From an optimization exercise on the open Yosys and OpenROAD flow, aimed at small area; shortcuts taken in it are not production practice. Only simulation tests tie the RTL to the original design; equivalence was not proved. Some runs may be left out. An edit can pass the tests and still lose a function that they never use.

`design/flow/config.mk`:
```
export PLATFORM = sky130hd
export DESIGN_NAME = SecuritySystem
export DESIGN_NICKNAME = SecuritySystem
export VERILOG_FILES = /design/flow/design.v
export SDC_FILE = /design/flow/constraint.sdc
export NUM_CORES = 4
export LEC_CHECK = 0
export CAP_MARGIN = 20
export CORE_MARGIN = 2
export CORE_UTILIZATION = 40
export SLEW_MARGIN = 20
```
`design/flow/constraint.sdc`:
```
create_clock -name core_clock -period 25.0 [get_ports {clk}]
set_input_delay 5.0000 -clock core_clock [delete_from_list [all_inputs] [get_ports {clk}]]
set_output_delay 5.0000 -clock core_clock [all_outputs]
set_load 0.01 [all_outputs]
```
`design/flow/design.v`:
```
module ModeMessage (
    input [2:0] mode,
	input wire [3:0] msg,
    output reg [41:0] display
);
    parameter UNARM   =  3'b000;     
    parameter ARMS    =  3'b001;     
    parameter ARMA    =  3'b010;     
    parameter RESET   =  3'b011;     
	parameter DISPLAY =  3'b100;     
    localparam A    = 7'b0001000;
    localparam E    = 7'b0000110;
    localparam M1   = 7'b0101011;  
	localparam M2   = 7'b0101011;  
    localparam N    = 7'b1001000; 
    localparam R    = 7'b0101111;
    localparam S    = 7'b0010010;
    localparam T    = 7'b0000111;
    localparam U    = 7'b1000001;
    localparam OFF  = 7'b1111111;
	localparam ONE  = 7'b1111001;
	localparam ZERO = 7'b1000000;
    always@(*) begin
        case(mode)
            UNARM: begin
				display[41:35] = U;
                display[34:28] = N;
                display[27:21] = A;
                display[20:14] = R;
                display[13:7]  = M1;
                display[6:0]   = M2;
            end
            ARMS: begin
				display[41:35] = A;
                display[34:28] = R;
                display[27:21] = M1;
                display[20:14] = M2;
                display[13:7]  = OFF;
                display[6:0]   = S;
            end
            ARMA: begin
				display[41:35] = A;
                display[34:28] = R;
                display[27:21] = M1;
                display[20:14] = M2;
                display[13:7]  = OFF;
                display[6:0]   = A;
            end
            RESET: begin
				display[41:35] = OFF;
                display[34:28] = R;
                display[27:21] = E;
                display[20:14] = S;
                display[13:7]  = E;
                display[6:0]   = T;
            end
			DISPLAY: begin
				display[41:35] = OFF;
                display[34:28] = OFF;
                display[27:21] = msg[0]? ZERO: ONE;
                display[20:14] = msg[1]? ZERO: ONE;
                display[13:7]  = msg[2]? ZERO: ONE;
                display[6:0]   = msg[3]? ZERO: ONE;
				end
			default: begin
			    display[41:35] = OFF;
                display[34:28] = OFF;
                display[27:21] = OFF;
                display[20:14] = OFF;
                display[13:7]  = OFF;
                display[6:0]   = OFF;
		    end
        endcase
    end
endmodule
module HCSRO4 (
    input wire clk,                
    input wire rst,                
    input wire echo,               
    output reg trig,               
    output reg [32:0] distance_cm  
);
    parameter TRIG_DELAY  = 500;      
    parameter DELAY_60_MS = 30000;    
    localparam IDLE       = 3'b000;
    localparam SEND_PULSE = 3'b001;
    localparam WAIT_ECHO  = 3'b010;
    localparam MEASURE    = 3'b011;
    localparam WAIT_CYCLE = 3'b100;
	reg cycle_complete;
    reg [3:0] state;
    reg [21:0] counter;          
    reg [32:0] echo_counter;     
    always@(posedge clk) begin
        counter <= (cycle_complete || !rst)? 0 : counter + 1;
        if(!rst) begin
            trig           <= 0;
            state          <= IDLE;
            cycle_complete <= 0;
            echo_counter   <= 0;
            distance_cm    <= 0;
        end else begin
            case(state) 
                IDLE: begin
					cycle_complete <= 0;
                    echo_counter <= 0; 
                    trig <= 1;
                    state <= SEND_PULSE;
                end
                SEND_PULSE: begin  
                    if(counter > TRIG_DELAY) begin  
                        trig  <= 0;
                        state <= WAIT_ECHO;
                    end
                end
                WAIT_ECHO: begin  
                    if(echo) echo_counter <= echo_counter + 1;  
                    else if (echo_counter) state <= MEASURE;
                end
                MEASURE: begin  
                    distance_cm <= echo_counter / 2900;  
                    state <= WAIT_CYCLE;
                end
                WAIT_CYCLE: begin  
                    if(counter > DELAY_60_MS) begin
                        cycle_complete <= 1;
						state <= IDLE;
					end
                end
				default: state <= IDLE;
            endcase
        end
    end
endmodule
module AlarmDrive (
	input wire clk,
	input wire rst_n,
	input wire [1:0] alarm_state,
	output wire buzzer,
	output reg police_led,
    output reg [2:0] alarm_leds
);
	parameter ALRMCYCLE_DELAY_1S = 50000;    
	parameter BUZZ_CYCLE_DELAY   = 655;      
	localparam ALRMOFF = 2'b00;   
	localparam ALRMON  = 2'b01;   
	localparam AWAYSEQ = 2'b10;   
	localparam PLCCLD  = 2'b11;   
    reg clk_1hz;
	reg buz_clk;
	reg buz_active;
	reg [2:0] led_state;
	reg [15:0] buz_counter;
	reg [25:0] counter_1hz;
	wire tick_1hz = (counter_1hz >= ALRMCYCLE_DELAY_1S) && !clk_1hz;
	wire tick_buz = (buz_counter >= BUZZ_CYCLE_DELAY) && !buz_clk;
	BuzzerDrive buzz(.clk(clk), .rst_n(rst_n), .tick(tick_buz), .active(buz_active), .buzzer(buzzer));
	always@(posedge clk) begin
		if(!rst_n) begin
			counter_1hz <= 0;
			clk_1hz     <= 0;
			buz_counter <= 0;
			buz_clk     <= 0;
		end else begin
			counter_1hz <= (counter_1hz > ALRMCYCLE_DELAY_1S)? 0 : counter_1hz + 1;
			if(counter_1hz >= ALRMCYCLE_DELAY_1S) clk_1hz <= ~clk_1hz;
			buz_counter <= (buz_counter > BUZZ_CYCLE_DELAY)? 0 : buz_counter + 1;
			if(buz_counter >= BUZZ_CYCLE_DELAY) buz_clk <= ~buz_clk;
		end
	end
	always@(posedge clk) begin 
		if(!rst_n) begin
			buz_active <= 0;
			led_state  <= 3'b010;
			police_led <= 0;
			alarm_leds <= 0;
		end else if(tick_1hz) begin
			case(alarm_state) 
				ALRMOFF: begin
					buz_active <= 0;
					police_led <= 0;
					alarm_leds <= 0;
				end
				ALRMON: begin
				    led_state <= ~led_state;
					buz_active <= ~buz_active;
					police_led <= 0;
					alarm_leds <= led_state;
				end
				AWAYSEQ: begin
					buz_active <= ~buz_active;
					police_led <= 0;
					alarm_leds <= 3'b111;
				end
				PLCCLD: begin
					buz_active <= ~buz_active;
					police_led <= ~police_led;
					alarm_leds <= 0;
				end
			endcase
		end
	end
endmodule
module BuzzerDrive (
	input wire clk,
	input wire rst_n,
	input wire tick,
	input wire active,
	output reg buzzer
);
	always@(posedge clk) begin
		if(!rst_n) buzzer <= 0;
		else if(tick) begin
			if(active) 	buzzer <= ~buzzer;
			else buzzer <= 0;
		end
	end
endmodule
module SecuritySystem (
    input wire clk,                               
    input wire rst_n,                             
    input wire multipurpose_button, mode_change,  
	input wire [3:0] passcode_in,                 
    input wire echo,                             
    output wire trig,                            
    output wire buzzer, police_led,              
    output wire [2:0] alarm_leds,                
    output wire [41:0] display 			         
);
    localparam AWAY_SEQ_DELAY_2S        = 100000;  
    localparam PASSCODE_INPUT_DELAY_10S = 500000;  
    localparam TRESHOLD_DISTANCE_CM     = 5;       
	localparam UNARM =  2'b00;  
    localparam ARMS  =  2'b01;  
    localparam ARMA  =  2'b10;  
    localparam RESET =  2'b11;  
    localparam UNARM_MSG   =  3'b000;  
    localparam ARMS_MSG    =  3'b001;  
    localparam ARMA_MSG    =  3'b010;  
    localparam RESET_MSG   =  3'b011;  
	localparam DISPLAY_MSG =  3'b100;  
    localparam ALRMOFF = 2'b00;   
	localparam ALRMON  = 2'b01;   
	localparam AWAYSEQ = 2'b10;   
	localparam PLCCLD  = 2'b11;   
	localparam TURNOFF   = 2'b00;
	localparam CONFRPASS = 2'b01;
	localparam RESETPASS = 2'b10;
    reg passcode_confirmed;
    reg [2:0] mode_state;
    reg [3:0] passcode;
	reg [1:0] state;
	reg [1:0] alarm_state;
	reg [1:0] button_state;
    reg [27:0] away_seq_delay_counter;
    reg [28:0] passcode_delay_counter;
    reg mode_change_q;
    wire mode_change_fall = mode_change_q && !mode_change;
    wire [1:0] state_next = mode_change_fall ? state + 2'd1 : state;
    wire [32:0] distance_cm;
    ModeMessage #(
        .UNARM(UNARM_MSG), .ARMS(ARMS_MSG), .ARMA(ARMA_MSG), .RESET(RESET_MSG), .DISPLAY(DISPLAY_MSG)
    ) message(.mode(mode_state), .msg(passcode_in), .display(display));
	AlarmDrive alarm(.clk(clk), .rst_n(rst_n), .alarm_state(alarm_state), .buzzer(buzzer), .police_led(police_led), .alarm_leds(alarm_leds));
    HCSRO4 sonic(.clk(clk), .rst(rst_n), .echo(echo), .trig(trig), .distance_cm(distance_cm));
	always@(posedge clk) begin
		if(!rst_n) begin
			state         <= UNARM;
			mode_change_q <= 1;
		end else begin
			state         <= state_next;
			mode_change_q <= mode_change;
		end
	end
    always@(posedge clk) begin
        if(!rst_n) begin
            passcode_confirmed     <= 0;
            mode_state             <= UNARM_MSG;
            passcode               <= 0;
            alarm_state            <= ALRMOFF;
            button_state           <= TURNOFF;
            away_seq_delay_counter <= 0;
            passcode_delay_counter <= 0;
        end else if(!mode_change) begin 
			passcode_delay_counter <= 0;
			away_seq_delay_counter <= 0;
			case(state_next)
                UNARM: begin  
				    button_state <= TURNOFF;
					alarm_state <= ALRMOFF;
					mode_state <= UNARM_MSG;
                end
                ARMS: begin  
					button_state <= CONFRPASS;
					alarm_state <= ALRMOFF;
					mode_state <= ARMS_MSG;
                end
                ARMA: begin  
					button_state <= CONFRPASS;
					alarm_state <= AWAYSEQ;
					mode_state <= ARMA_MSG;
					away_seq_delay_counter <= 1;  
                end
                RESET: begin
					button_state <= CONFRPASS;
					alarm_state <= ALRMOFF;
					mode_state <= RESET_MSG;
                end
                default: begin  
                    button_state <= TURNOFF;
					alarm_state <= ALRMOFF;
					mode_state <= UNARM_MSG;
                end
            endcase
        end else if (!multipurpose_button) begin  
			case(button_state)
				TURNOFF: begin 
				    alarm_state <= ALRMOFF;
				end
				CONFRPASS: begin  
					passcode_confirmed <= 0;
					if(passcode == passcode_in) begin 
						passcode_confirmed <= 1;
						case(state)
							RESET: begin 
								button_state <= RESETPASS;
							end
						    ARMS: begin 
								alarm_state <= ALRMOFF;
								passcode_delay_counter <= 0;
							    away_seq_delay_counter <= 0;
							end
							ARMA: begin 
							    alarm_state <= ALRMOFF;
								passcode_delay_counter <= 0;
								away_seq_delay_counter <= 0;
							end
					    endcase
					end
				end
				RESETPASS: begin
				    button_state <= CONFRPASS;
					mode_state <= DISPLAY_MSG;  
					passcode <= passcode_in;
					passcode_confirmed <= 0;
				end
				default: button_state <= CONFRPASS;  
			endcase
        end else begin
            case(state)
                ARMS: begin  
                    if(alarm_state == ALRMON) begin
                        if(passcode_delay_counter  < PASSCODE_INPUT_DELAY_10S) begin 
                            passcode_delay_counter <= passcode_delay_counter + 1;
                        end else passcode_delay_counter <= 0;
                        if(passcode_delay_counter > 0) begin
                            if(passcode_confirmed) begin  
							    alarm_state <= ALRMOFF;
							    passcode_delay_counter <= 0;
							end
                        end else if (!passcode_delay_counter) begin  
                            alarm_state <= PLCCLD;
                        end
                    end else if(distance_cm < TRESHOLD_DISTANCE_CM) begin  
                        alarm_state <= ALRMON;  
                    end	  
                end
                ARMA: begin  
                    if(away_seq_delay_counter > 0) begin
                        if(away_seq_delay_counter  < AWAY_SEQ_DELAY_2S) begin 
                            away_seq_delay_counter <= away_seq_delay_counter + 1;
                        end else begin 
							away_seq_delay_counter <= 0;
							alarm_state <= ALRMOFF;
						end
                    end else begin  
                        if(alarm_state == ALRMON) begin
						    if(passcode_delay_counter  < PASSCODE_INPUT_DELAY_10S) begin 
						        passcode_delay_counter <= passcode_delay_counter + 1;
							end else passcode_delay_counter <= 0;
							if(passcode_delay_counter > 0) begin
								if(passcode_confirmed) begin  
								    alarm_state <= ALRMOFF;
									passcode_delay_counter <= 0;
								end
							end else if (!passcode_delay_counter) begin  
								alarm_state <= PLCCLD;
							end
						end else if(distance_cm < TRESHOLD_DISTANCE_CM) begin  
							alarm_state <= ALRMON;  
						end
                    end
                end
            endcase 
        end
    end
endmodule
```
`design/flow/run.sh`:
```
#!/bin/bash
# synth_recipe.tcl (not shown) runs the flow's synth.tcl, then flattens the netlist and writes it again
# the make line also repeats each setting of config.mk as NAME=value (left out here)
make -C /OpenROAD-flow-scripts/flow DESIGN_CONFIG=/design/flow/config.mk WORK_HOME=/design/flow/orfs CLKGATE_MAP_FILE= SYNTH_SCRIPT=/design/flow/synth_recipe.tcl finish
```
run_1/cts_layout.png
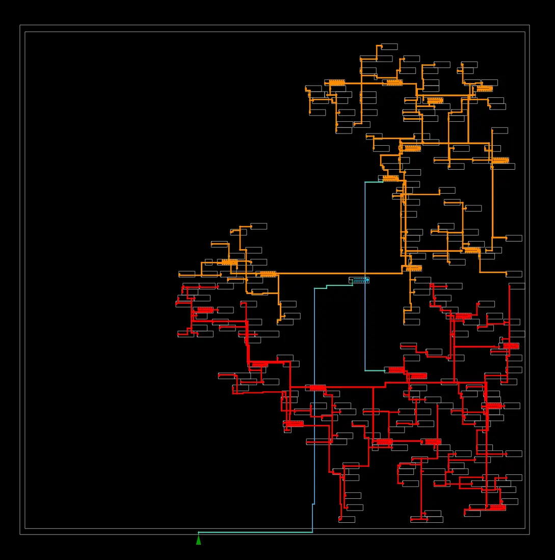
clk sink count: 207
H-tree levels: 1
flip-flop and latch count: 207

run_1/met2.png
Cells faint in the background.
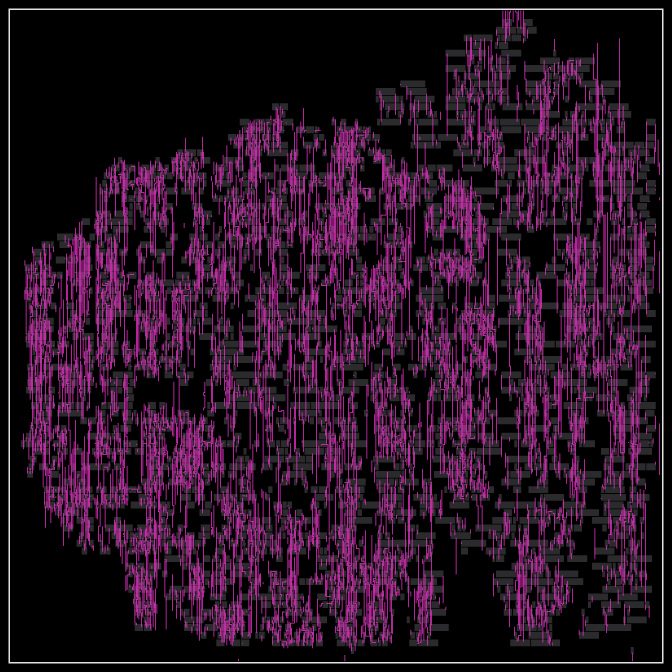
longest straight run	70.5 µm
share of all routed wire	47%
total number of vias: 21.4k
grt met2 use: 0.352
total wire length: 56.9 mm

==> flow_summary_export.csv, run 1 <==
group,metric,value,unit
yosys,top_cell_type_s_share_of_synthesized_area,0.200,
yosys,library_cells_used_by_synthesis,144,
cts,cts.repair.resized,0,
timing,transition_time_at_the_pin_with_the_least_slew_margin,1.03,ns
cells_and_area,multi_input_logic_portion_of_the_cell_area,0.697,
drt,avgViaCountPerCell,6.09,
worst_setup_path,worstSetupStartpointType,"register",
yosys,ys_warn_count,5,
cells_and_area,multi_input_area,15700,µm²
drt,initial_drt_markers,1772,
cells_and_area,final_cell_mix,"sky130_fd_sc_hd__nor2_1, sky130_fd_sc_hd__nand2_1, sky130_fd_sc_hd__dfxtp_1, sky130_fd_sc_hd__a21oi_1, sky130_fd_sc_hd__o21ai_0",
drt,drtAntennaViolNets,0,
floorplan,die_h,232,µm
drt,top_layer,"met4",
yosys,synthCells,2864,
yosys,post_synth.cell_area_avg,7.23,µm²
floorplan,design.portCount,57,
grt,first_global_vias,19600,
yosys,postSynth.asyncResetShare,0,
drt,met3RoutedLength,2.59,mm
worst_hold_path,hp-class,"register to register",
cells_and_area,register_name_with_the_most_flops,"sonic.echo_counter",
cells_and_area,final_nets,2847,
grt,grtUsageMet3,0.0171,
worst_setup_path,crit_path_max_fanout,27,
placement,dpl-instance-area,21600,µm²
grt,gr-max-usage-layer,"met2",
yosys,count_of_flip_flops_with_a_built_in_enable_after_synthesis,0,
drt,dr.pass1.iters,6,
yosys,post_synth_and_or_nand_nor_area_fraction,0.289,
grt,initial_antenna_violation_count,0,
cells_and_area,area_share_clock_buf_inv,0.0371,
timing,final.min_clock_period,22.97,ns
cts,clk_transition_reported_paths,0.07,ns
cells_and_area,multiInputCombCellCount,2436,
worst_setup_path,timing.critical_path.arrival,23.44,ns
yosys,synth_top_family_by_area,"compound AO/OA/AOI/OAI gates",
grt,grtUsageMet1,0.275,
drt,m1WireLength,26.6,mm
yosys,top_count_cell_post_synth,"sky130_fd_sc_hd__nor2_1",
placement,detailedPlace.worstSlack,1.26,ns
floorplan,num_tap_cells,680,
timing,setup_ws,2.03,ns
grt,grt_start_max_net_pins,50,
cells_and_area,sequential_area,4140,µm²
worst_setup_path,critical_path_required,25.47,ns
worst_setup_path,r2r_cells,71,
cells_and_area,finalInstanceArea,22500,µm²
worst_hold_path,min_to,"sonic.distance_cm[1]",
timing,finalClockSkew,0.0231,ns
worst_setup_path,worst-setup-path-type,"register to register",
cts,cts_hold_repair.buffers,0,
yosys,netlist.top_cell.by_area,"sky130_fd_sc_hd__dfxtp_1",
timing,worst_slew_margin_rel,0.310,
floorplan,fp.dieW,232,µm
timing,max_freq,43.5,MHz
yosys,synth_compound_area_frac,0.325,
worst_setup_path,crit_path_top_delay_cell,"sky130_fd_sc_hd__o22ai_1",
worst_setup_path,r2r-end,"sonic.distance_cm[0]",
worst_setup_path,worst_setup_end_kind,"register",
floorplan,initial_core_util,0.404,
cells_and_area,final_layout_size_suffix_gt1_frac,0.0800,
cts,numCtsBuffers,24,
placement,place.detailed.hpwl,42.6,mm
worst_setup_path,worstSetupStartpoint,"sonic.echo_counter[26]",
worst_setup_path,worst_r2r_startpoint,"sonic.echo_counter[26]",
yosys,synth_flop_type,"sky130_fd_sc_hd__dfxtp_1",
cts,root_buffer_cell,"sky130_fd_sc_hd__clkbuf_16",
cells_and_area,n_all_buffers,73,
cells_and_area,antennaDiodeCount,0,
cells_and_area,num-fill-cells,5231,
grt,grt_first_pass_wirelength,95.8,mm
placement,placed_cells_incl_taps,3469,
cells_and_area,biggestRegsByFlops,"sonic.echo_counter x33, passcode_delay_counter x29, away_seq_delay_counter x28",
cells_and_area,non_clock_inverter_count,79,
floorplan,die_area,53600,µm²
yosys,yosys.area_share.xor_xnor,0.0919,
drt,routed-wl-met2,26.7,mm
worst_setup_path,path_buf_inv,2,
cells_and_area,layout_commonest_cell,"sky130_fd_sc_hd__nor2_1",
cts,clk-insertion-delay-late,0.53,ns
floorplan,fp.coreArea,51300,µm²
placement,port_buffers,55,
cells_and_area,largest_register_ffs,33,
drt,remaining_drc_errors,0,
cells_and_area,layoutNonFillerInstCount,3517,
yosys,synth.cell_area,20700,µm²
yosys,yosys.area_share.adder,0.0132,
yosys,count_of_state_elements_after_synthesis,207,
cts,max-clock-path-buffers,3,
cells_and_area,non_clock_buffer_area_share,0.0306,
floorplan,fp-row-count,83,
timing,hold_viol,0,
timing,grt_setup_unrepaired,"false",
outcome,run_status,"timing/DRC/antenna clean",
worst_setup_path,reg_to_reg_slack_setup,2.03,ns
yosys,synth_seq_area_share,0.200,
timing,report.final.slew_viol_count,0,
cts,cts_tree,"built",
yosys,synth.mux.area_fraction,0.0320,
worst_setup_path,cpPeakStageDelay,0.75,ns
cells_and_area,area.share.sequential,0.184,
worst_setup_path,timing.critical_path.to,"sonic.distance_cm[0]",
timing,post-route-period-util,0.919,
worst_setup_path,critPathTopFamily,"compound AO/OA/AOI/OAI gates",
timing,setup_tns,0,ns
grt,globalRoute.totalOverflow,0,
yosys,netlist_top_cells_area,"sky130_fd_sc_hd__dfxtp_1, sky130_fd_sc_hd__nor2_1, sky130_fd_sc_hd__xnor2_1",
run_1/wire_density.png
23 x 23 tiles, from dark blue (low) to red (high), scaled to the fullest tile. Values are wire area over tile area, all layers added.
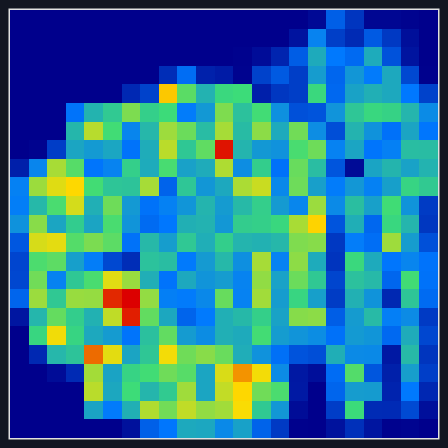
mean over tiles	0.17
nearly empty tiles	19%
tiles over half the peak	19%
emptiest ninth of the die	upper left
GRT Util Overall: 0.204
WL/cell: 16.2 µm

run_1/density.png
Bar = 50 µm. 23 x 23 tiles, from dark blue (low) to red (high), 0 to 100% covered.
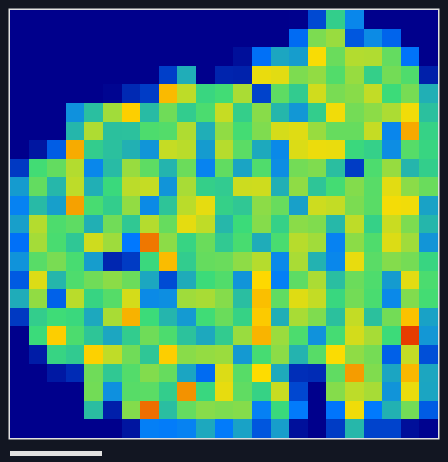

## Run 2: files that changed since run 1, shown whole
==> design/flow/design.v <==
module ModeMessage (
    input [2:0] mode,
	input wire [3:0] msg,
    output reg [41:0] display
);
    parameter UNARM   =  3'b000;     
    parameter ARMS    =  3'b001;     
    parameter ARMA    =  3'b010;     
    parameter RESET   =  3'b011;     
	parameter DISPLAY =  3'b100;     
    localparam A    = 7'b0001000;
    localparam E    = 7'b0000110;
    localparam M1   = 7'b0101011;  
	localparam M2   = 7'b0101011;  
    localparam N    = 7'b1001000; 
    localparam R    = 7'b0101111;
    localparam S    = 7'b0010010;
    localparam T    = 7'b0000111;
    localparam U    = 7'b1000001;
    localparam OFF  = 7'b1111111;
	localparam ONE  = 7'b1111001;
	localparam ZERO = 7'b1000000;
    always@(*) begin
        case(mode)
            UNARM: begin
				display[41:35] = U;
                display[34:28] = N;
                display[27:21] = A;
                display[20:14] = R;
                display[13:7]  = M1;
                display[6:0]   = M2;
            end
            ARMS: begin
				display[41:35] = A;
                display[34:28] = R;
                display[27:21] = M1;
                display[20:14] = M2;
                display[13:7]  = OFF;
                display[6:0]   = S;
            end
            ARMA: begin
				display[41:35] = A;
                display[34:28] = R;
                display[27:21] = M1;
                display[20:14] = M2;
                display[13:7]  = OFF;
                display[6:0]   = A;
            end
            RESET: begin
				display[41:35] = OFF;
                display[34:28] = R;
                display[27:21] = E;
                display[20:14] = S;
                display[13:7]  = E;
                display[6:0]   = T;
            end
			DISPLAY: begin
				display[41:35] = OFF;
                display[34:28] = OFF;
                display[27:21] = msg[0]? ZERO: ONE;
                display[20:14] = msg[1]? ZERO: ONE;
                display[13:7]  = msg[2]? ZERO: ONE;
                display[6:0]   = msg[3]? ZERO: ONE;
				end
			default: begin
			    display[41:35] = OFF;
                display[34:28] = OFF;
                display[27:21] = OFF;
                display[20:14] = OFF;
                display[13:7]  = OFF;
                display[6:0]   = OFF;
		    end
        endcase
    end
endmodule
module HCSRO4 (
    input wire clk,
    input wire rst,           
    input wire echo,
    output wire trig,
    output reg door_open
);
    localparam IDLE0  = 3'd0;   
    localparam SEND   = 3'd1;   
    localparam WAITE0 = 3'd2;   
    localparam WAITE1 = 3'd3;   
    localparam MEAS   = 3'd4;
    localparam WCYC   = 3'd5;
    localparam IDLE   = 3'd6;
    reg [2:0] state;
    assign trig = (state == SEND);
    reg [14:0] m;
    wire m_low0 = (m[13:0] == 14'd0);
    wire m_sat  = m_low0 & ~m[14];
    wire m_501  = (m[13] & ~m[12] & ~m[9] & ~m[8] & ~m[7] & ~m[4] & m[3] & ~m[1]);
    wire [14:0] m_step = {m[13:0], (m[14] ^ m[13]) & ~m_low0};
    reg [13:0] e;
    wire e_low0 = (e[12:0] == 13'd0);
    wire e_sat  = e_low0 & ~e[13];
    wire [13:0] e_step = {e[12:0], (e[13] ^ e[1] ^ e[2] ^ e[7]) & ~e_low0};
    always @(posedge clk) begin
        m <= (state == IDLE0) ? 15'b011011000001110 : (state == IDLE) ? 15'b001101100000111 : m_step;
        e <= (state == WAITE0) ? 14'b00100101011010 : e_step;
        if (!rst) begin
            state     <= IDLE0;
            door_open <= 1;
        end else begin
            case (state)
                IDLE0:  state <= SEND;
                IDLE:   state <= SEND;
                SEND:   if (m_501) state <= WAITE0;
                WAITE0: if (echo) state <= WAITE1;
                WAITE1: if (!echo) state <= MEAS;
                MEAS: begin
                    door_open <= ~e_sat;
                    state <= WCYC;
                end
                WCYC:   if (m_sat) state <= IDLE;
                default: state <= IDLE;
            endcase
        end
    end
endmodule
module AlarmDrive (
    input wire clk,
    input wire rst_n,
    input wire [1:0] alarm_state,
    output reg buzzer,
    output reg police_led,
    output wire [2:0] alarm_leds
);
    reg [15:0] t;
    wire tick_1hz = (~t[15] & t[14] & t[13] & ~t[12] & t[11] & ~t[10] & ~t[9] & ~t[8] & ~t[7] & ~t[6] & t[5] & ~t[4] & ~t[3] & ~t[2] & ~t[1] & ~t[0]);
    reg [9:0] b;
    wire tick_buz = (~b[9] & ~b[8] & ~b[7] & b[6] & ~b[5] & ~b[4] & b[3] & b[2] & b[1] & ~b[0]);
    reg buz_active;
    reg led_state;         
    reg led_a, led_b;      
    assign alarm_leds = {led_a, led_b, led_a};
    always @(posedge clk) begin
        if (!rst_n) begin
            t <= 16'b1010000010000011;
            b <= 10'b0100111001;
        end else begin
            t <= {t[14:0], t[15] ^ t[2] ^ tick_1hz};
            b <= {b[8:0], b[9] ^ b[2] ^ tick_buz};
        end
    end
    always @(posedge clk) begin
        if (!rst_n) begin
            buz_active <= 0;
            led_state  <= 0;
            police_led <= 0;
            led_a      <= 0;
            led_b      <= 0;
            buzzer     <= 0;
        end else begin
            if (tick_1hz) begin
                case (alarm_state)
                    2'b00: begin
                        buz_active <= 0; police_led <= 0; led_a <= 0; led_b <= 0;
                    end
                    2'b01: begin
                        led_state <= ~led_state;
                        buz_active <= ~buz_active; police_led <= 0;
                        led_a <= led_state; led_b <= ~led_state;
                    end
                    2'b10: begin
                        buz_active <= ~buz_active; police_led <= 0; led_a <= 1; led_b <= 1;
                    end
                    2'b11: begin
                        buz_active <= ~buz_active; police_led <= ~police_led; led_a <= 0; led_b <= 0;
                    end
                endcase
            end
            if (tick_buz) buzzer <= buz_active & ~buzzer;
        end
    end
endmodule
module SecuritySystem (
    input wire clk,
    input wire rst_n,                             
    input wire multipurpose_button, mode_change,  
    input wire [3:0] passcode_in,
    input wire echo,
    output wire trig,
    output wire buzzer, police_led,
    output wire [2:0] alarm_leds,
    output wire [41:0] display
);
    localparam UNARM = 2'b00;
    localparam ARMS  = 2'b01;
    localparam ARMA  = 2'b10;
    localparam RESET = 2'b11;
    localparam ALRMOFF = 2'b00;
    localparam ALRMON  = 2'b01;
    localparam AWAYSEQ = 2'b10;
    localparam PLCCLD  = 2'b11;
    reg [1:0] state;
    reg mode_change_q;
    reg passcode_confirmed;
    reg show_passcode;          
    reg reset_pass;             
    reg [3:0] passcode;
    reg [1:0] alarm_state;
    reg alarm_new;              
    reg [18:0] c;
    wire c_end = (c[18] & ~c[17] & ~c[16] & c[15] & ~c[14] & ~c[13] & c[12] & ~c[11] & c[10] & ~c[9] & ~c[8] & c[7] & c[6] & ~c[5] & ~c[4] & c[3] & c[2] & ~c[1] & c[0]);
    wire [18:0] c_step = {c[17:0], c[18] ^ c[12]};
    wire mode_change_fall = mode_change_q & ~mode_change;
    wire [1:0] state_next = mode_change_fall ? state + 2'd1 : state;
    wire door_open;
    wire armed = state[0] ^ state[1];
    ModeMessage message(.mode({show_passcode, show_passcode ? 2'b00 : state}), .msg(passcode_in), .display(display));
    AlarmDrive alarm(.clk(clk), .rst_n(rst_n), .alarm_state(alarm_state), .buzzer(buzzer), .police_led(police_led), .alarm_leds(alarm_leds));
    HCSRO4 sonic(.clk(clk), .rst(rst_n), .echo(echo), .trig(trig), .door_open(door_open));
    wire counting = (alarm_state == AWAYSEQ) | ((alarm_state == ALRMON) & ~alarm_new);
    always @(posedge clk) begin
        if (!rst_n) begin
            state         <= UNARM;
            mode_change_q <= 1;
        end else begin
            state         <= state_next;
            mode_change_q <= mode_change;
        end
    end
    always @(posedge clk) begin
        if (!mode_change) c <= 19'b1100000111011010101;
        else if (multipurpose_button) c <= counting ? c_step : 19'b1100010111011010101;
    end
    always @(posedge clk) begin
        if (!rst_n) begin
            passcode_confirmed <= 0;
            show_passcode      <= 0;
            reset_pass         <= 0;
            passcode           <= 0;
            alarm_state        <= ALRMOFF;
        end else if (!mode_change) begin
            show_passcode <= 0;
            reset_pass    <= 0;
            alarm_state   <= (state_next == ARMA) ? AWAYSEQ : ALRMOFF;
        end else if (!multipurpose_button) begin
            if (state != UNARM) begin
                if (reset_pass) begin
                    reset_pass         <= 0;
                    show_passcode      <= 1;
                    passcode           <= passcode_in;
                    passcode_confirmed <= 0;
                end else begin
                    passcode_confirmed <= (passcode == passcode_in);
                    if (passcode == passcode_in) begin
                        if (state == RESET) reset_pass <= 1;
                        else alarm_state <= ALRMOFF;
                    end
                end
            end
        end else if (armed) begin
            case (alarm_state)
                AWAYSEQ: if (c_end) alarm_state <= ALRMOFF;
                ALRMON: begin
                    if (alarm_new) alarm_state <= PLCCLD;
                    else if (passcode_confirmed) alarm_state <= ALRMOFF;
                    alarm_new <= c_end;
                end
                default: if (door_open) begin
                    alarm_state <= ALRMON;
                    alarm_new <= (alarm_state == ALRMOFF);
                end
            endcase
        end
    end
endmodule
run_2/density.png
Bar = 20 µm. 10 x 10 tiles, from dark blue (low) to red (high), 0 to 100% covered.
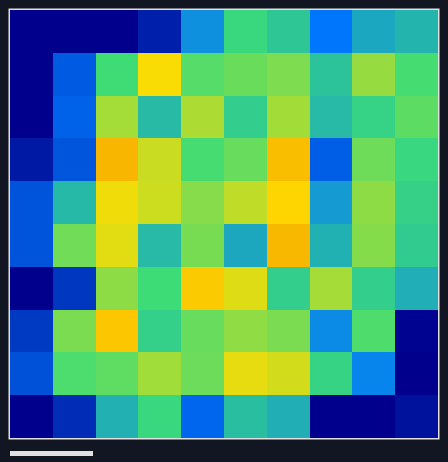
emptiest ninth of the die	upper left
mean over tiles	43%
fullest tile	79%
tiles over 75% full	6.0%
core area: 9640 µm²
utilization after layout: 0.485
effective utilization at floorplan: 0.406

run_2/cts_layout.png
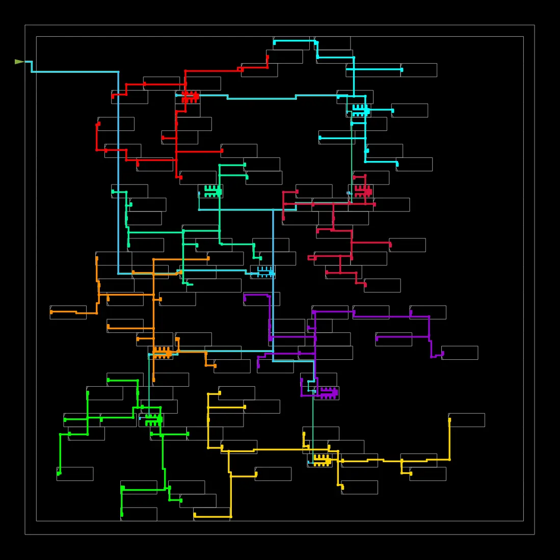
flip-flop and latch count: 97
clk sink count: 97
root buffer cell: sky130_fd_sc_hd__clkbuf_8
number of buffers created by CTS: 9
H-tree levels: 3

run_2/wire_density.png
21 x 21 tiles, from dark blue (low) to red (high), scaled to the fullest tile. Values are wire area over tile area, all layers added.
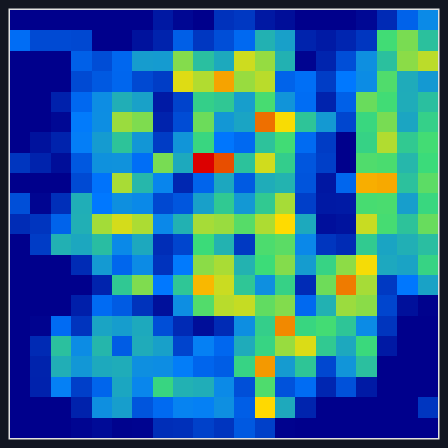
densest ninth of the die	center
tiles over half the peak	17%
nearly empty tiles	19%
fullest tile	0.40
GRT Util Overall: 0.146
total wire length: 7.24 mm
WL/cell: 12.6 µm

==> flow_summary_export.csv, run 2 <==
group,metric,value,unit
outcome,run_status,"timing/DRC/antenna clean",
grt,grt_first_pass_wirelength,12.0,mm
cells_and_area,area_share_clock_buf_inv,0.0490,
drt,dr.pass1.iters,4,
yosys,library_cells_used_by_synthesis,54,
timing,hold_viol,0,
worst_setup_path,timing.critical_path.to,"display[12]",
cts,cts_hold_repair.buffers,0,
timing,final.min_clock_period,11.35,ns
floorplan,fp-row-count,36,
worst_setup_path,r2r_cells,6,
yosys,netlist.top_cell.by_area,"sky130_fd_sc_hd__dfxtp_1",
cells_and_area,sequential_area,1950,µm²
yosys,synth_top_family_by_area,"simple AND/OR/NAND/NOR gates",
worst_setup_path,worst_r2r_startpoint,"state[1]",
yosys,synth_seq_area_share,0.498,
cts,cts.repair.resized,0,
worst_setup_path,crit_path_top_delay_cell,"sky130_fd_sc_hd__clkdlybuf4s50_1",
worst_setup_path,worst_setup_end_kind,"output port",
timing,setup_ws,13.65,ns
worst_setup_path,worst-setup-path-type,"input port to output port",
grt,globalRoute.totalOverflow,0,
yosys,synth_flop_type,"sky130_fd_sc_hd__dfxtp_1",
cts,clk_transition_reported_paths,0.08,ns
yosys,post_synth_and_or_nand_nor_area_fraction,0.255,
cells_and_area,non_clock_inverter_count,14,
floorplan,die_h,103,µm
worst_setup_path,critical_path_required,20.00,ns
grt,first_global_vias,2624,
drt,avgViaCountPerCell,4.83,
worst_setup_path,crit_path_max_fanout,3,
placement,placed_cells_incl_taps,558,
timing,post-route-period-util,0.454,
placement,port_buffers,55,
cts,max-clock-path-buffers,2,
worst_setup_path,path_buf_inv,2,
cells_and_area,layoutNonFillerInstCount,573,
cts,cts_tree,"built",
floorplan,num_tap_cells,133,
yosys,postSynth.asyncResetShare,0,
drt,remaining_drc_errors,0,
cells_and_area,largest_register_ffs,19,
timing,transition_time_at_the_pin_with_the_least_slew_margin,0.635,ns
timing,worst_slew_margin_rel,0.576,
cells_and_area,antennaDiodeCount,0,
yosys,top_count_cell_post_synth,"sky130_fd_sc_hd__dfxtp_1",
yosys,synth.cell_area,3920,µm²
timing,setup_tns,0,ns
worst_setup_path,timing.critical_path.arrival,6.35,ns
cells_and_area,final_cell_mix,"sky130_fd_sc_hd__dfxtp_1, sky130_fd_sc_hd__clkdlybuf4s50_1, sky130_fd_sc_hd__nand2_1, sky130_fd_sc_hd__nor2b_1, sky130_fd_sc_hd__nor2_1",
placement,detailedPlace.worstSlack,13.64,ns
cells_and_area,layout_commonest_cell,"sky130_fd_sc_hd__dfxtp_1",
worst_setup_path,r2r-end,"passcode[1]",
cells_and_area,multiInputCombCellCount,258,
timing,max_freq,88.1,MHz
cells_and_area,non_clock_buffer_area_share,0.119,
yosys,netlist_top_cells_area,"sky130_fd_sc_hd__dfxtp_1, sky130_fd_sc_hd__nor2b_1, sky130_fd_sc_hd__buf_4",
drt,top_layer,"met4",
floorplan,fp.dieW,103,µm
worst_setup_path,worstSetupStartpoint,"passcode_in[2]",
cells_and_area,final_nets,452,
cells_and_area,final_layout_size_suffix_gt1_frac,0.0682,
floorplan,design.portCount,57,
cells_and_area,register_name_with_the_most_flops,"c",
run_2/met1.png
Bar = 20 µm. Supply wires on this layer in gray.
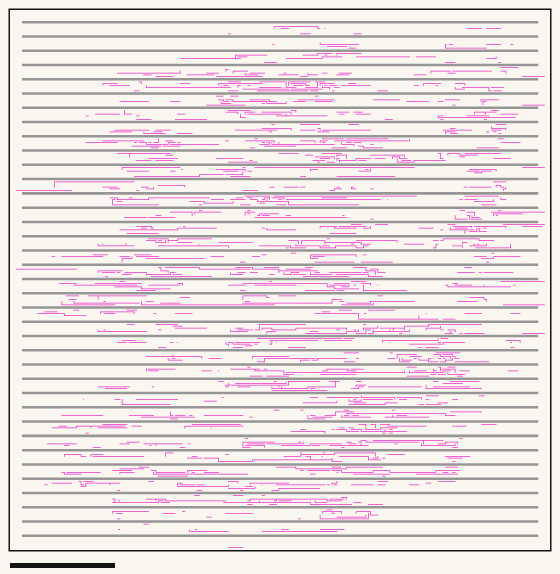

==> run 2 -> run 3 <==
--- a/design/flow/config.mk
+++ b/design/flow/config.mk
@@ -7,2 +7,3 @@
 export LEC_CHECK = 0
+export ABC_AREA = 1
 export CAP_MARGIN = 20
run_3/met1.png
Bar = 20 µm. Supply wires on this layer in gray.
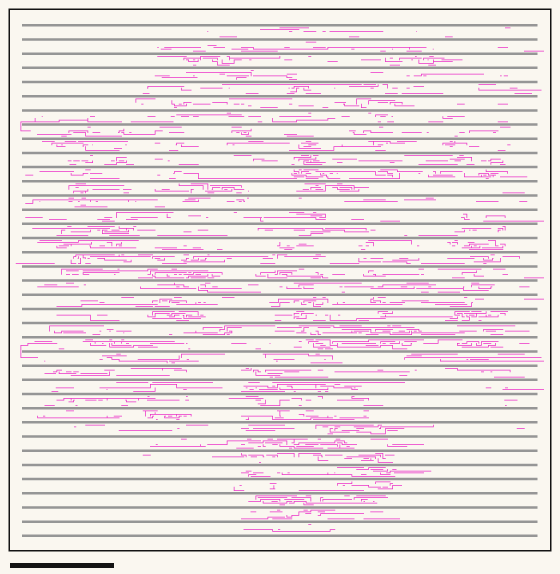
longest straight run	26.7 µm
nets with wire on the layer	505
wire length on this layer	3,630 µm
total wire length: 7.58 mm
total number of vias: 3,157
GR met1 Demand/Resource: 0.174

run_3/met2.png
Cells faint in the background.
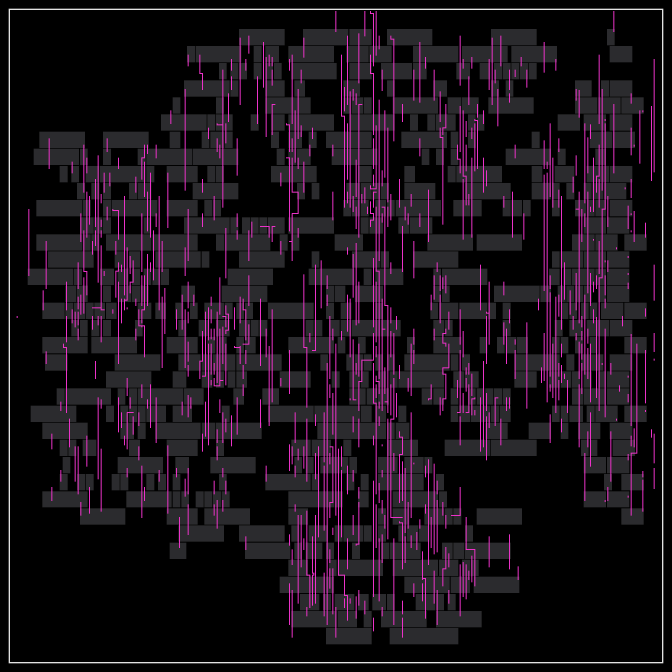
main direction	vertical
share of all routed wire	45%
longest straight run	41.5 µm
nets with wire on the layer	459
grt met2 use: 0.251

==> flow_summary_export.csv, run 3 <==
group,metric,value,unit
outcome,run_status,"timing/DRC/antenna clean",
worst_setup_path,crit_path_top_delay_cell,"sky130_fd_sc_hd__clkdlybuf4s50_1",
timing,transition_time_at_the_pin_with_the_least_slew_margin,0.834,ns
yosys,synth.top_cells.by_count,"sky130_fd_sc_hd__inv_1, sky130_fd_sc_hd__dfxtp_1, sky130_fd_sc_hd__nand2_1, sky130_fd_sc_hd__nor2_1, sky130_fd_sc_hd__a21oi_1",
cells_and_area,post-route-util,0.485,
cells_and_area,layout.cells.largest_class,"flip-flops and latches",
placement,placed_cells_incl_taps,670,
timing,final.min_clock_period,11.36,ns
grt,globalRoute.totalOverflow,0,
cells_and_area,area_share_clock_buf_inv,0.0416,
cells_and_area,non_clock_inverter_count,111,
grt,gr-max-usage-layer,"met2",
cts,cts_htree_levels,3,
cells_and_area,area.share.sequential,0.416,
yosys,synthCells,512,
timing,finalClockSkew,0.0101,ns
yosys,netlist.top_cell.by_area,"sky130_fd_sc_hd__dfxtp_1",
cts,cts.repair.resized,0,
yosys,post_synth_and_or_nand_nor_area_fraction,0.206,
floorplan,fp.dieW,104,µm
cells_and_area,final_layout_size_suffix_gt1_frac,0.0687,
cells_and_area,largest_register_ffs,19,
drt,initial_drt_markers,134,
cells_and_area,finalInstanceArea,4700,µm²
worst_setup_path,worst-setup-path-type,"input port to output port",
timing,hold_ws,0.427,ns
floorplan,initial_core_util,0.410,
cells_and_area,sequential_area,1950,µm²
cells_and_area,syn2layout_area_growth,18.4,%
worst_setup_path,r2r_cells,7,
grt,grt_start_max_net_pins,35,
flow_run,drv.max_cap_violation_count,0,
yosys,post_synth.cell_area_avg,7.75,µm²
grt,first_global_vias,2970,
cts,cts_tree,"built",
drt,dr.pass1.iters,4,
cts,numCtsBuffers,9,
worst_hold_path,min_to,"alarm.t[13]",
drt,met3RoutedLength,424,µm
yosys,postSynth.asyncResetShare,0,
cells_and_area,layout_commonest_cell,"sky130_fd_sc_hd__inv_1",
placement,place.detailed.hpwl,5.48,mm
yosys,yosys.area_share.adder,0.0221,
cts,cts.sink_count,97,
cts,clk_transition_reported_paths,0.09,ns
worst_setup_path,crit_chain,"clkdlybuf4s50_1 > o21ai_0 > clkdlybuf4s50_1",
grt,grtUsageMet3,0.0409,
timing,grt_setup_unrepaired,"false",
timing,setup_viol,0,
cells_and_area,non_clock_buffer_area_share,0.119,
yosys,ys_warn_count,4,
worst_setup_path,worst_r2r_startpoint,"alarm_state[1]",
yosys,netlist_top_cells_area,"sky130_fd_sc_hd__dfxtp_1, sky130_fd_sc_hd__inv_1, sky130_fd_sc_hd__nand2_1",
grt,grt_first_pass_wirelength,13.1,mm
worst_hold_path,worstHoldStart,"alarm.t[12]",
cells_and_area,layoutNonFillerInstCount,686,
cells_and_area,multi_input_area,1410,µm²
cts,clk-insertion-delay-late,0.36,ns
drt,m1WireLength,3.63,mm
cells_and_area,final_cell_mix,"sky130_fd_sc_hd__inv_1, sky130_fd_sc_hd__dfxtp_1, sky130_fd_sc_hd__nand2_1, sky130_fd_sc_hd__clkdlybuf4s50_1, sky130_fd_sc_hd__nor2_1",
timing,hold_viol,0,
worst_setup_path,timing.critical_path.to,"display[19]",
cells_and_area,design.seq.count,97,
worst_setup_path,cp.depth,3,
grt,initial_antenna_violation_count,0,
floorplan,fp.coreArea,9680,µm²
timing,report.final.slew_viol_count,0,
yosys,top_count_cell_post_synth,"sky130_fd_sc_hd__inv_1",
timing,max_freq,88.1,MHz
worst_hold_path,hp-class,"register to register",
worst_setup_path,crit_path_max_fanout,4,
worst_setup_path,reg_to_reg_slack_setup,22.92,ns
cts,cts_hold_repair.buffers,0,
yosys,top_cell_type_s_share_of_synthesized_area,0.485,
yosys,library_cells_used_by_synthesis,35,
floorplan,num_tap_cells,133,
placement,port_buffers,55,
worst_setup_path,timing.critical_path.arrival,6.36,ns
yosys,synth.mux.area_fraction,0,
cells_and_area,register_name_with_the_most_flops,"c",
worst_setup_path,critPathTopFamily,"buffers and inverters",
drt,top_layer,"met4",
floorplan,fp-row-count,36,
placement,detailedPlace.worstSlack,13.63,ns
cells_and_area,multiInputCombCellCount,273,
cells_and_area,final.clkbuf_count,11,
cts,cts_post_setup_buffers_inserted,0,
yosys,synth_compound_area_frac,0.109,
cells_and_area,num-fill-cells,977,
drt,routed-wl-met2,3.43,mm
timing,post-route-period-util,0.454,
yosys,synth_seq_area_share,0.492,
worst_setup_path,worst_setup_end_kind,"output port",
timing,setup_ws,13.64,ns
worst_setup_path,worstSetupStartpoint,"passcode_in[1]",
timing,worst_slew_margin_rel,0.440,
yosys,synth.cell_area,3970,µm²
cells_and_area,final_nets,564,
drt,remaining_drc_errors,0,
worst_setup_path,path_buf_inv,2,
drt,avgViaCountPerCell,4.60,
worst_setup_path,cpPeakStageDelay,0.60,ns
cells_and_area,antennaDiodeCount,0,
floorplan,design.portCount,57,
yosys,synth_flop_type,"sky130_fd_sc_hd__dfxtp_1",
floorplan,die_h,104,µm
drt,drtAntennaViolNets,0,
worst_setup_path,worstSetupStartpointType,"input port",
yosys,count_of_flip_flops_with_a_built_in_enable_after_synthesis,1,
yosys,synth_top_family_by_area,"simple AND/OR/NAND/NOR gates",
timing,setup_tns,0,ns
yosys,count_of_state_elements_after_synthesis,97,
worst_setup_path,critical_path_required,20.00,ns
worst_hold_path,hold_path_depth,2,
worst_setup_path,r2r-end,"c[13]",
cts,root_buffer_cell,"sky130_fd_sc_hd__clkbuf_8",
cts,max-clock-path-buffers,2,
run_3/wire_density.png
21 x 21 tiles, from dark blue (low) to red (high), scaled to the fullest tile. Values are wire area over tile area, all layers added.
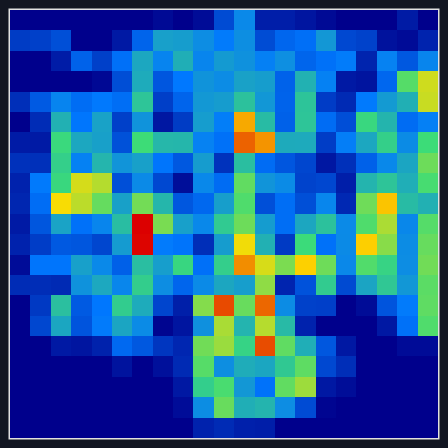
nearly empty tiles	20%
densest ninth of the die	middle right
tiles over half the peak	13%
WL/cell: 11.1 µm
GRT Util Overall: 0.146

port drivers added, routing unchanged:
No port has a modelled driver above. Below, the same layouts with a new extraction and two added sets of constraints.
Step 1, drivers: a clkbuf_16 drives clk and a buf_2 each remaining input, both assumed.
Step 2, shift: input delay + t, output delay - t, t = (earliest + latest rising clock arrival at the registers) / 2. This alone moves slack from input paths to output paths.
Slacks: ideal ports / drivers / drivers and shift; pairs: ideal ports / drivers.
run | t (ns) | setup WS [ns] | slew at the worst register clock pin (ns)
run 1 | 0.574 | 2.031 / 2.031 / 2.031 | 0.07 / 0.07
run 2 | 0.385 | 13.649 / 13.620 / 13.620 | 0.09 / 0.09
run 3 | 0.387 | 13.643 / 13.613 / 13.613 | 0.09 / 0.09
After both steps every run listed still meets setup and hold. For run 3, which loses most, drivers alone change the setup slack by -0.030 ns; drivers and shift together by -0.030 ns.
